From an optimization exercise on the open Yosys and OpenROAD flow, aimed at small area and a short achievable clock period; shortcuts taken in it are not production practice.
RTL that was checked went through simulation tests only; none was proved equivalent to the original.
Some runs may be left out. An edit can pass the tests and still lose a function that they never use.
Only the layout flow was run in run 2; the RTL was not checked for function there.

`design.v`:
```
module mas_ripple_carry_adder_4b (
  input  [3:0] in1,
  input  [3:0] in2,
  input        cin,
  output       cout,
  output [3:0] res
);
wire  [3:0] c  ;
wire  [3:0] tmp;
assign c[0]   = ( in1[0] & in2[0] ) | ( in1[0] ^ in2[0] ) & cin;
assign res[0] = ( in1[0] ^ in2[0] ) ^ cin;
assign c[1]   = ( in1[1] & in2[1] ) | ( in1[1] ^ in2[1] ) & c[0];
assign res[1] = ( in1[1] ^ in2[1] ) ^ c[0];
assign c[2]   = ( in1[2] & in2[2] ) | ( in1[2] ^ in2[2] ) & c[1];
assign res[2] = ( in1[2] ^ in2[2] ) ^ c[1];
assign cout   = ( in1[3] & in2[3] ) | ( in1[3] ^ in2[3] ) & c[2];
assign res[3] = ( in1[3] ^ in2[3] ) ^ c[2];
endmodule
module mas_ripple_carry_adder_8b (
  input  [7:0] in1,
  input  [7:0] in2,
  input        cin,
  output       cout,
  output [7:0] res
);
wire        c  ;
mas_ripple_carry_adder_4b 
rca0 
(
.in1(in1[3:0]), 
.in2(in2[3:0]), 
.cin(cin), 
.cout(c), 
.res(res[3:0])
);
mas_ripple_carry_adder_4b 
rca1 
(
.in1(in1[7:4]), 
.in2(in2[7:4]), 
.cin(c), 
.cout(cout), 
.res(res[7:4])
);
endmodule
module mas_ripple_carry_adder_16b (
  input  [15:0] in1,
  input  [15:0] in2,
  input        cin,
  output       cout,
  output [15:0] res
);
wire        c  ;
mas_ripple_carry_adder_8b 
rca0 
(
.in1(in1[7:0]), 
.in2(in2[7:0]), 
.cin(cin), 
.cout(c), 
.res(res[7:0])
);
mas_ripple_carry_adder_8b 
rca1 
(
.in1(in1[15:8]), 
.in2(in2[15:8]), 
.cin(c), 
.cout(cout), 
.res(res[15:8])
);
endmodule
module mas_ripple_carry_adder_32b (
  input  [31:0] in1,
  input  [31:0] in2,
  input        cin,
  output       cout,
  output [31:0] res
);
wire        c  ;
mas_ripple_carry_adder_16b 
rca0 
(
.in1(in1[15:0]), 
.in2(in2[15:0]), 
.cin(cin), 
.cout(c), 
.res(res[15:0])
);
mas_ripple_carry_adder_16b 
rca1 
(
.in1(in1[31:16]), 
.in2(in2[31:16]), 
.cin(c), 
.cout(cout), 
.res(res[31:16])
);
endmodule
module mas_mul_vedic_2x2 (
  input  [1:0] in1,
  input  [1:0] in2,
  output [3:0] res
);
assign res[0] =  in1[0] & in2[0];
assign res[1] = (in1[1] & in2[0]) ^ ( in1[0] & in2[1] );
assign res[2] = (in1[0] & in2[1]) & ( in1[1] & in2[0] ) ^ ( in1[1] & in2[1] );
assign res[3] = (in1[0] & in2[1]) & ( in1[1] & in2[0] ) & ( in1[1] & in2[1] );
endmodule
module mas_mul_vedic_4x4 (
  input  [3:0] in1,
  input  [3:0] in2,
  output [7:0] res
);
wire  [3:0] mulv_out0;
wire  [3:0] mulv_out1;
wire  [3:0] mulv_out2;
wire  [3:0] mulv_out3;
wire  [1:0] rca_cout ;
wire  [3:0] rca_out0 ;
wire  [3:0] rca_out1 ;
mas_mul_vedic_2x2 mulv_2b_0 (.in1(in1[1:0]),.in2(in2[1:0]),.res(mulv_out0));
mas_mul_vedic_2x2 mulv_2b_1 (.in1(in1[1:0]),.in2(in2[3:2]),.res(mulv_out1));
mas_mul_vedic_2x2 mulv_2b_2 (.in1(in1[3:2]),.in2(in2[1:0]),.res(mulv_out2));
mas_mul_vedic_2x2 mulv_2b_3 (.in1(in1[3:2]),.in2(in2[3:2]),.res(mulv_out3));
mas_ripple_carry_adder_4b 
add_4b_0 
(
.in1(mulv_out1),
.in2(mulv_out2),
.cin(1'b0),
.cout(rca_cout[0]),
.res(rca_out0)
);
mas_ripple_carry_adder_4b 
add_4b_1 
(
.in1({2'b0,mulv_out0[3:2]}),
.in2(rca_out0),
.cin(1'b0),
.cout(rca_cout[1]),
.res(rca_out1)
);
mas_ripple_carry_adder_4b 
add_4b_2 
(
.in1({1'b0,(rca_cout[0]|rca_cout[1]),rca_out1[3:2]}),
.in2(mulv_out3),
.cin(1'b0),
.cout(),
.res(res[7:4])
);
assign res[1:0] = mulv_out0[1:0];
assign res[3:2] = rca_out1[1:0] ;
endmodule
module mas_mul_vedic_8x8 (
  input  [7:0] in1,
  input  [7:0] in2,
  output [15:0] res
);
wire  [7:0] mulv_out0;
wire  [7:0] mulv_out1;
wire  [7:0] mulv_out2;
wire  [7:0] mulv_out3;
wire  [1:0] rca_cout ;
wire  [7:0] rca_out0 ;
wire  [7:0] rca_out1 ;
mas_mul_vedic_4x4 mulv_4b_0 (.in1(in1[3:0]),.in2(in2[3:0]),.res(mulv_out0));
mas_mul_vedic_4x4 mulv_4b_1 (.in1(in1[3:0]),.in2(in2[7:4]),.res(mulv_out1));
mas_mul_vedic_4x4 mulv_4b_2 (.in1(in1[7:4]),.in2(in2[3:0]),.res(mulv_out2));
mas_mul_vedic_4x4 mulv_4b_3 (.in1(in1[7:4]),.in2(in2[7:4]),.res(mulv_out3));
mas_ripple_carry_adder_8b 
add_8b_0 
(
.in1(mulv_out1),
.in2(mulv_out2),
.cin(1'b0),
.cout(rca_cout[0]),
.res(rca_out0)
);
mas_ripple_carry_adder_8b 
add_8b_1 
(
.in1({4'b0,mulv_out0[7:4]}),
.in2(rca_out0),
.cin(1'b0),
.cout(rca_cout[1]),
.res(rca_out1)
);
mas_ripple_carry_adder_8b 
add_8b_2 
(
.in1({3'b0,(rca_cout[0]|rca_cout[1]),rca_out1[7:4]}),
.in2(mulv_out3),
.cin(1'b0),
.cout(),
.res(res[15:8])
);
assign res[3:0] = mulv_out0[3:0];
assign res[7:4] = rca_out1[3:0] ;
endmodule
module mas_mul_vedic_16x16 (
  input  [15:0] in1,
  input  [15:0] in2,
  output [31:0] res
);
wire  [15:0] mulv_out0;
wire  [15:0] mulv_out1;
wire  [15:0] mulv_out2;
wire  [15:0] mulv_out3;
wire  [1:0] rca_cout ;
wire  [15:0] rca_out0 ;
wire  [15:0] rca_out1 ;
mas_mul_vedic_8x8 mulv_8b_0 (.in1(in1[7:0]),.in2(in2[7:0]),.res(mulv_out0));
mas_mul_vedic_8x8 mulv_8b_1 (.in1(in1[7:0]),.in2(in2[15:8]),.res(mulv_out1));
mas_mul_vedic_8x8 mulv_8b_2 (.in1(in1[15:8]),.in2(in2[7:0]),.res(mulv_out2));
mas_mul_vedic_8x8 mulv_8b_3 (.in1(in1[15:8]),.in2(in2[15:8]),.res(mulv_out3));
mas_ripple_carry_adder_16b 
add_16b_0 
(
.in1(mulv_out1),
.in2(mulv_out2),
.cin(1'b0),
.cout(rca_cout[0]),
.res(rca_out0)
);
mas_ripple_carry_adder_16b 
add_16b_1 
(
.in1({8'b0,mulv_out0[15:8]}),
.in2(rca_out0),
.cin(1'b0),
.cout(rca_cout[1]),
.res(rca_out1)
);
mas_ripple_carry_adder_16b 
add_16b_2 
(
.in1({7'b0,(rca_cout[0]|rca_cout[1]),rca_out1[15:8]}),
.in2(mulv_out3),
.cin(1'b0),
.cout(),
.res(res[31:16])
);
assign res[7:0] = mulv_out0[7:0];
assign res[15:8] = rca_out1[7:0] ;
endmodule
module mas_mul_vedic_32x32 (
  input               clk,
  input               rstn,
  input        [31:0] in1,
  input        [31:0] in2,
  output logic [63:0] res
);
logic [31:0] in1_r;
logic [31:0] in2_r;
wire  [31:0] mulv_out0;
wire  [31:0] mulv_out1;
wire  [31:0] mulv_out2;
wire  [31:0] mulv_out3;
wire  [1:0]  rca_cout ;
wire  [31:0] rca_out0 ;
wire  [31:0] rca_out1 ;
wire  [63:0] res_w    ;
mas_mul_vedic_16x16 mulv_16b_0 (.in1(in1_r[15:0]), .in2(in2_r[15:0]), .res(mulv_out0));
mas_mul_vedic_16x16 mulv_16b_1 (.in1(in1_r[15:0]), .in2(in2_r[31:16]),.res(mulv_out1));
mas_mul_vedic_16x16 mulv_16b_2 (.in1(in1_r[31:16]),.in2(in2_r[15:0]), .res(mulv_out2));
mas_mul_vedic_16x16 mulv_16b_3 (.in1(in1_r[31:16]),.in2(in2_r[31:16]),.res(mulv_out3));
mas_ripple_carry_adder_32b 
add_32b_0 
(
.in1(mulv_out1),
.in2(mulv_out2),
.cin(1'b0),
.cout(rca_cout[0]),
.res(rca_out0)
);
mas_ripple_carry_adder_32b 
add_32b_1 
(
.in1({16'b0,mulv_out0[31:16]}),
.in2(rca_out0),
.cin(1'b0),
.cout(rca_cout[1]),
.res(rca_out1)
);
mas_ripple_carry_adder_32b 
add_32b_2 
(
.in1({15'b0,(rca_cout[0]|rca_cout[1]),rca_out1[31:16]}),
.in2(mulv_out3),
.cin(1'b0),
.cout(),
.res(res_w[63:32])
);
assign res_w[15:0] = mulv_out0[15:0];
assign res_w[31:16] = rca_out1[15:0] ;
always_ff@(posedge clk, negedge rstn)
begin
  if(!rstn)
  begin
    in1_r <= '0;
    in2_r <= '0;
    res   <= '0;
  end
  else 
  begin
    in1_r <= in1;
    in2_r <= in2;
    res   <= res_w;
  end
end
endmodule
```
`run.sh`:
```
#!/bin/bash
# synth_recipe.tcl (not shown) runs the flow's synth.tcl, then flattens the netlist and writes it again
# the make line also repeats each setting of config.mk as NAME=value (left out here)
make -C /OpenROAD-flow-scripts/flow DESIGN_CONFIG=/design/flow/config.mk WORK_HOME=/design/flow/orfs CLKGATE_MAP_FILE= SYNTH_SCRIPT=/design/flow/synth_recipe.tcl finish
```
`config.mk`:
```
export PLATFORM = sky130hd
export DESIGN_NAME = mas_mul_vedic_32x32
export DESIGN_NICKNAME = mas_mul_vedic_32x32
export VERILOG_FILES = /design/flow/design.v
export SDC_FILE = /design/flow/constraint.sdc
export NUM_CORES = 4
export LEC_CHECK = 0
export CAP_MARGIN = 20
export CORE_MARGIN = 2
export CORE_UTILIZATION = 40
export SLEW_MARGIN = 20
```
`constraint.sdc`:
```
create_clock -name core_clock -period 25.0 [get_ports {clk}]
set_input_delay 5.0000 -clock core_clock [delete_from_list [all_inputs] [get_ports {clk}]]
set_output_delay 5.0000 -clock core_clock [all_outputs]
set_load 0.01 [all_outputs]
```
run_1/final_clocks.png
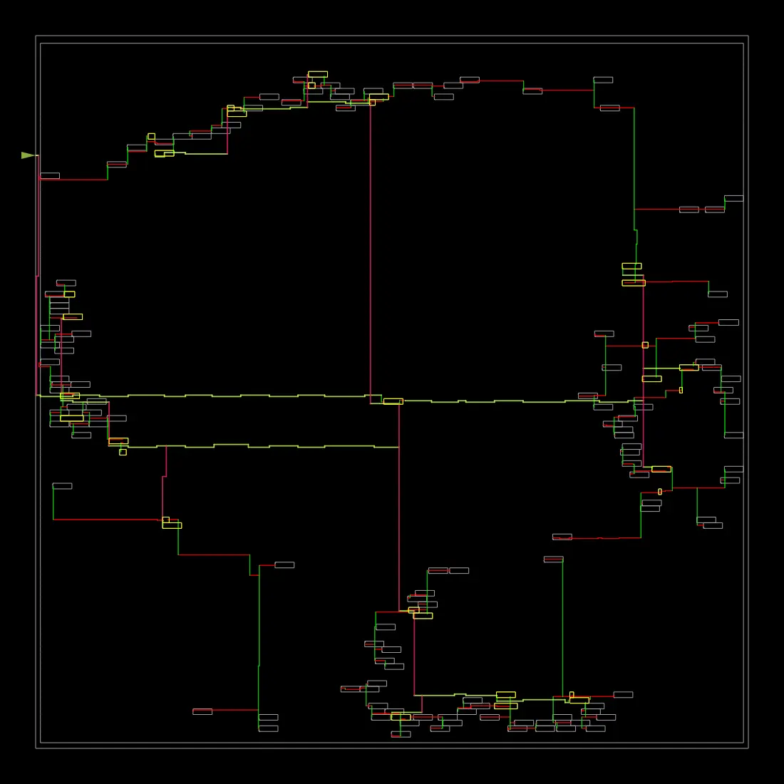
Worst-Skew Late Latency: 0.55 ns
total number of clock tree sinks: 128
flip-flop and latch count: 128
number of buffers inserted during clock tree synthesis: 17

run_1/final_routing.png
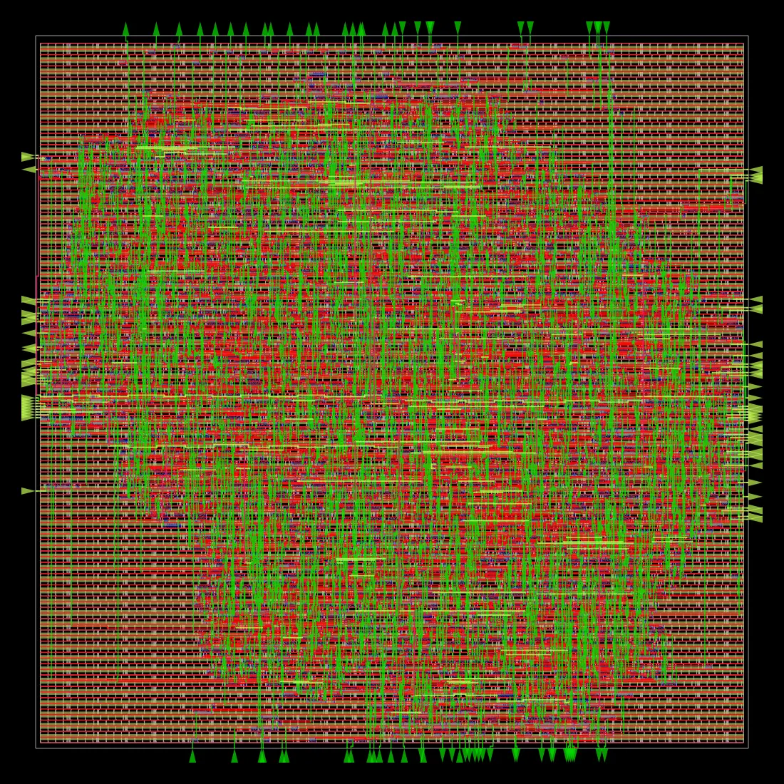
overall routing resource usage: 0.195
total length of routed met2 wires: 51.7 mm
total met3 wirelength after detailed routing: 3.66 mm
Routed wire per std cell: 16.7 um

run_1/registers.png
Scale: 1.5 px per um. Other sequential cells in the stronger gray, the rest of the logic in the fainter gray.
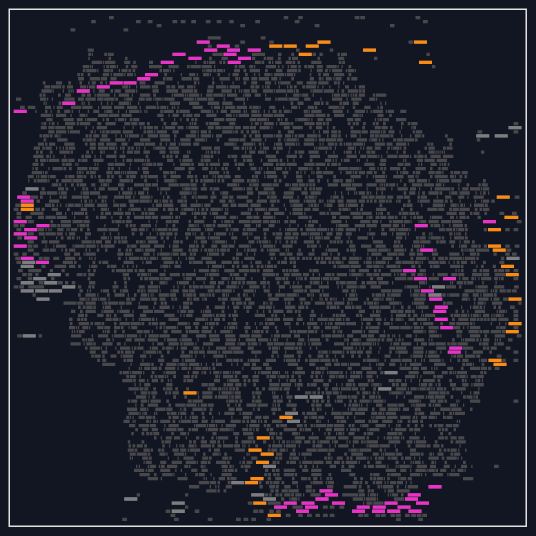
legend:
  res:
    color: magenta
    sequential_cells: 64
    where: all over the die
  in1_r:
    color: orange
    sequential_cells: 32
post-layout utilization of the core: 0.436
area used by sequential logic in the layout: 3200 sq um
sequential cell area share: 0.0643

==> run notes, run 1 <==
Critical path:
- The end of the critical path is res[63]$_DFF_PN0_.
- The critical path in this run is classified as reg2reg.
- The launching element type of the critical path is a flop.
- Among the stages of the critical path, the cell type that occurs most often is fa_1.
- In this run the register-to-register setup slack is 0.84 ns.

Final layout:
- The filler cells instantiated in the layout total roughly 11k.
- The post-route cell area is approximately 50000 sq um.
- At the end of the flow, the number of nets in the layout was slightly below 7k.
- In the final layout, the multi-input gates occupy around 37000 sq um.
- The antenna cell count is 6.

Die:
- The standard-cell row count is 124.
- In this run the count of I/O pins placed on the die edge is 130.
- The height of the die is about 340 um.
- The total area inside the core boundary comes to around 110000 sq um.

Synth:
- The most used flip-flop cell after synthesis is dfrtp_1.
- The number of flops mapped to enable cells by yosys is 0.
- The number of distinct library cell variants in the gate-level netlist after synthesis is 11.
- The most area-hungry cell type in the Yosys netlist is fa_1.

Timing:
- The sum of negative setup slack is 0 ns.
- The upper clock frequency limit is roughly 41 MHz.
- The actual slew at the worst max-slew pin is 0.920 ns.
- Setup violations remaining at the end of the flow were counted as 0.

Placed design:
- The global placer's final weighted congestion is roughly 0.84.
- Once placement finished, the instance area stood at ~50000 sq um.

Routing:
- The remaining antenna violation count is 0.
- The total number of vias is 28.9k.
- The total wire length after detailed routing is between 100 and 150 mm.
- In the routed design, unresolved DRC markers number 0.

Status:
- The flow ran to the end and the layout has no timing, DRC or antenna violations.

GRT:
- For met1 alone, demand over resource in global routing was 0.266.
- The via count of the first global-routing pass is 32.0k.
- The met2 global-route usage is 0.339.
- The global routing met3 resource utilization is 0.0212.
- The layer flagged by global routing as most heavily used is met2.

Clock network:
- TritonCTS built the clock tree.
## run 1: registers in the layout (all words and copies together), names as in the netlist
signal / flops
in1_r: 32
in2_r: 32
res: 64
## run 1: logic make-up after synthesis
logic type               count (synthesis)  share of synthesized area
adder cells (fa/ha/maj)               1867                      0.635
buffers and inverters                 1591                      0.129
AND/OR/NAND/NOR                       1109                      0.150
flip-flops                             128                     0.0694
XOR/XNOR                                84                     0.0162
## run 1: placed cells by master, fill, tap and decap left out, types with 2 or more instances in the layout
cell type,n
clkbuf_1,2
dfrtp_1,127
nor2b_1,83
xor2_1,51
xnor2_1,32
and2_1,1024
diode_2,6
nand2b_1,2
bufinv_16,3
fa_1,763
clkdlybuf4s50_1,128
inv_1,1399
clkinv_4,2
clkbuf_16,17
buf_4,72
ha_1,1076
inv_6,3
fa_2,27
clkinvlp_4,2
clkbuf_8,2
## run 1: critical path, delay by kind of cell, from the launching register on
kind          cells  cell delay [ns]
buf+inv           6             0.37
fa+ha+maj        69            22.83
xor+xnor          2             0.29
flops             1             0.37
simple gates      1             0.16
run_1/zoom.png
Window x 152 to 192, y 83 to 123 um. Cells in gray, sequential cells in the stronger gray; small squares are vias.
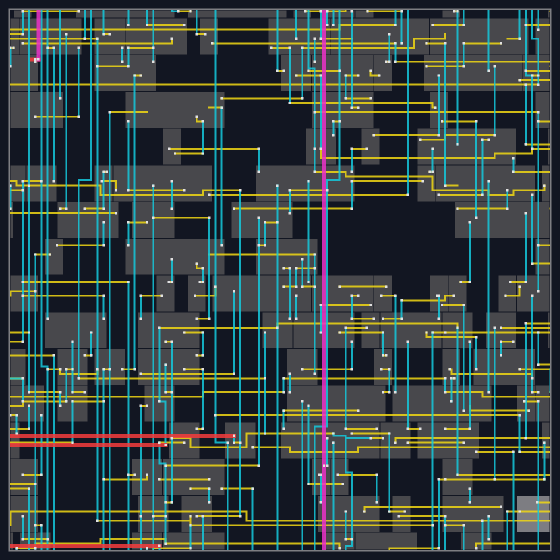

==> run 2: too many edits to list; what changed since run 1 <==
design.v: 313 -> 1945 lines; modules unchanged: 8
  mas_mul_vedic_32x32: edited, 66 -> 1698 lines
run_2/zoom.png
Window x 135 to 175, y 73 to 113 um. Cells in gray, sequential cells in the stronger gray; small squares are vias.
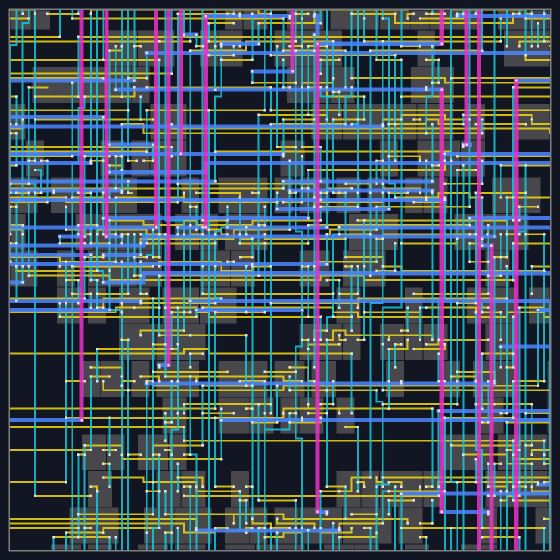
legend:
  met2:
    color: cyan
  met3:
    color: blue
  met1:
    color: yellow
  met4:
    color: magenta
most frequent: nand2_1 (31), a21oi_1 (17), o21ai_0 (16)
cells with their middle in the window: 131
sequential cells in the window: 0

run_2/met1.png
Scale: 1 px per um. Supply wires on this layer in gray.
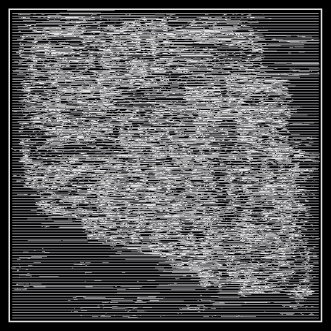
nets with wire on the layer: 5008
main direction: horizontal
wire length on this layer: 61.2 mm
detailed-route via count: 38.4k
DRT Wirelength: 156 mm
GR met1 Demand/Resource: 0.422

==> run notes, run 2 <==
Placed design:
- The global placer's final weighted congestion is 0.944 (was 0.843).
- The instance area after placement was 39000 sq um (was 49200 sq um).

Die:
- The standard-cell row count is 112 (was 124).
- The I/O pin total is 130 (unchanged).
- The placeable core area is 93300 sq um (was 114000 sq um).
- The height of the die came to 311 um (was 344 um).

Synth:
- The compound-cell area share of the yosys netlist is 0.292 (was 0).
- The post-synthesis simple-gate area fraction is 0.143 (was 0.150).
- The fraction of the mapped netlist area in adder cells came to 0.334 (was 0.635).
- The most area-hungry cell type in the Yosys netlist was fa_1 (unchanged).
- The predominant post-synthesis flop cell was dfrtp_1 (unchanged).
- The multiplexer area fraction after synthesis is 0.00828 (was 0).
- The number of flops mapped to enable cells by yosys was 0 (unchanged).
- The number of distinct library cell variants in the gate-level netlist after synthesis is 70 (was 11).

Timing:
- The final count of negative-setup-slack endpoints is 0 (unchanged).
- The actual slew at the worst max-slew pin is 1.08 ns (was 0.920 ns).
- The upper clock frequency limit came to 117 MHz (was 41.4 MHz).
- The sum of negative setup slack is 0 ns (unchanged).

Final layout:
- The share of the core filled with cells is 0.425 (was 0.436).
- The flip-flop count of the largest register, all copies and words added is 64 (unchanged).
- The count of filler cells inserted in the layout is 9688 (was 11.1k).
- The total area of sequential cells was 3130 sq um (was 3200 sq um).
- The leading cell type in the layout, fill and taps excluded is nand2_1 (was inv_1).
- The post-route cell area is 39600 sq um (was 49900 sq um).
- The antenna cell count is 0 (was 6).
- Leading registers by flop count: res (64), a (32), b (32) (was res (64), in1_r (32), in2_r (32)).
- The share of cell area taken by flip-flops and latches was 0.0789 (was 0.0643).
- The register bank with the most flops is res (unchanged).
- The area taken by multi-input logic gates is 30100 sq um (was 37000 sq um).
- The number of flip-flops and latches is 128 (unchanged).

Critical path:
- The launching element type of the critical path is a flop (unchanged).
- The cell family contributing the most delay on the critical path was compound AO/OA/AOI/OAI gates (was adder cells).
- The count of buffer and inverter cells on the critical path is 6 (unchanged).
- The critical path start-end classification is reg2reg (unchanged).
- The cell seen most often among critical-path stages is inv_1 (was fa_1).

Clock network:
- The CTS buffer count is 17 (unchanged).
- The TritonCTS clock tree is yes (unchanged).
- The worst-skew pair later-pin latency is 0.54 ns (was 0.55 ns).

GRT:
- The met2 global-route usage is 0.492 (was 0.339).
- The routing layer with the top usage in global route is met2 (unchanged).
- The global routing met3 resource utilization came to 0.0497 (was 0.0212).
- The via count of the first global-routing pass was 35.2k (was 32.0k).
- The overall routing resource usage is 0.317 (was 0.195).

Routing:
- The total length of routed met2 wires is 69.1 mm (was 51.7 mm).
- The wire length per cell after detailed routing is 25.6 um (was 16.7 um).
- The remaining antenna violation count is 0 (unchanged).

Status:
- Result of the run: complete, no violations (unchanged).
run 2: logic make-up (layout without fill, tap and decap cells):
group | count (synthesis) | count (layout)
XOR/XNOR | 92 | 92
multiplexers | 31 | 31
AO/OA/AOI/OAI | 1698 | 1698
flip-flops | 128 | 128
buffers and inverters | 1210 | 822
AND/OR/NAND/NOR | 1290 | 1290
adder cells (fa/ha/maj) | 758 | 758
run 2: worst max-delay path by stage:
| stage | to | start | depth (start not counted) |
|---|---|---|---|
| after floorplan | res[58]$_DFF_PN0_ | b[5]$_DFF_P_ | 27 |
| after global placement | res[58]$_DFF_PN0_ | b[3]$_DFF_P_ | 24 |
| after detailed placement | res[58]$_DFF_PN0_ | b[4]$_DFF_P_ | 25 |
| after CTS | res[58]$_DFF_PN0_ | b[4]$_DFF_P_ | 25 |
| after global routing | res[58]$_DFF_PN0_ | b[4]$_DFF_P_ | 25 |
| final | res[58]$_DFF_PN0_ | b[10]$_DFF_P_ | 27 |

separate check: timing with driven ports:
How much do the figures lean on ideal ports? The routed layouts below were timed once more, with nothing changed but the port constraints.
Step 1: set_driving_cell puts a clkbuf_16 on clk and a buf_2 on each other input, an assumption about the parent block.
Step 2 moves the port delays by t, midway between the first and last clock arrival at a register: inputs arrive t later, outputs are due t later. That takes back most of the time a late clock gives input paths.
Slacks: no drivers / after step 1 / after step 2; pairs: no drivers / after step 1.
run	t, ns	setup WS [ns]	worst hold slack (ns)	worst slew at a driven data input, ns	cell pins on the clock port's net
run 1	0.603	0.837 / 0.837 / 0.837	0.719 / 0.719 / 0.719	0.14	1
run 2	0.602	16.472 / 16.472 / 16.472	0.767 / 0.767 / 0.767	0.07	1
After both steps setup and hold are still met in every run listed.
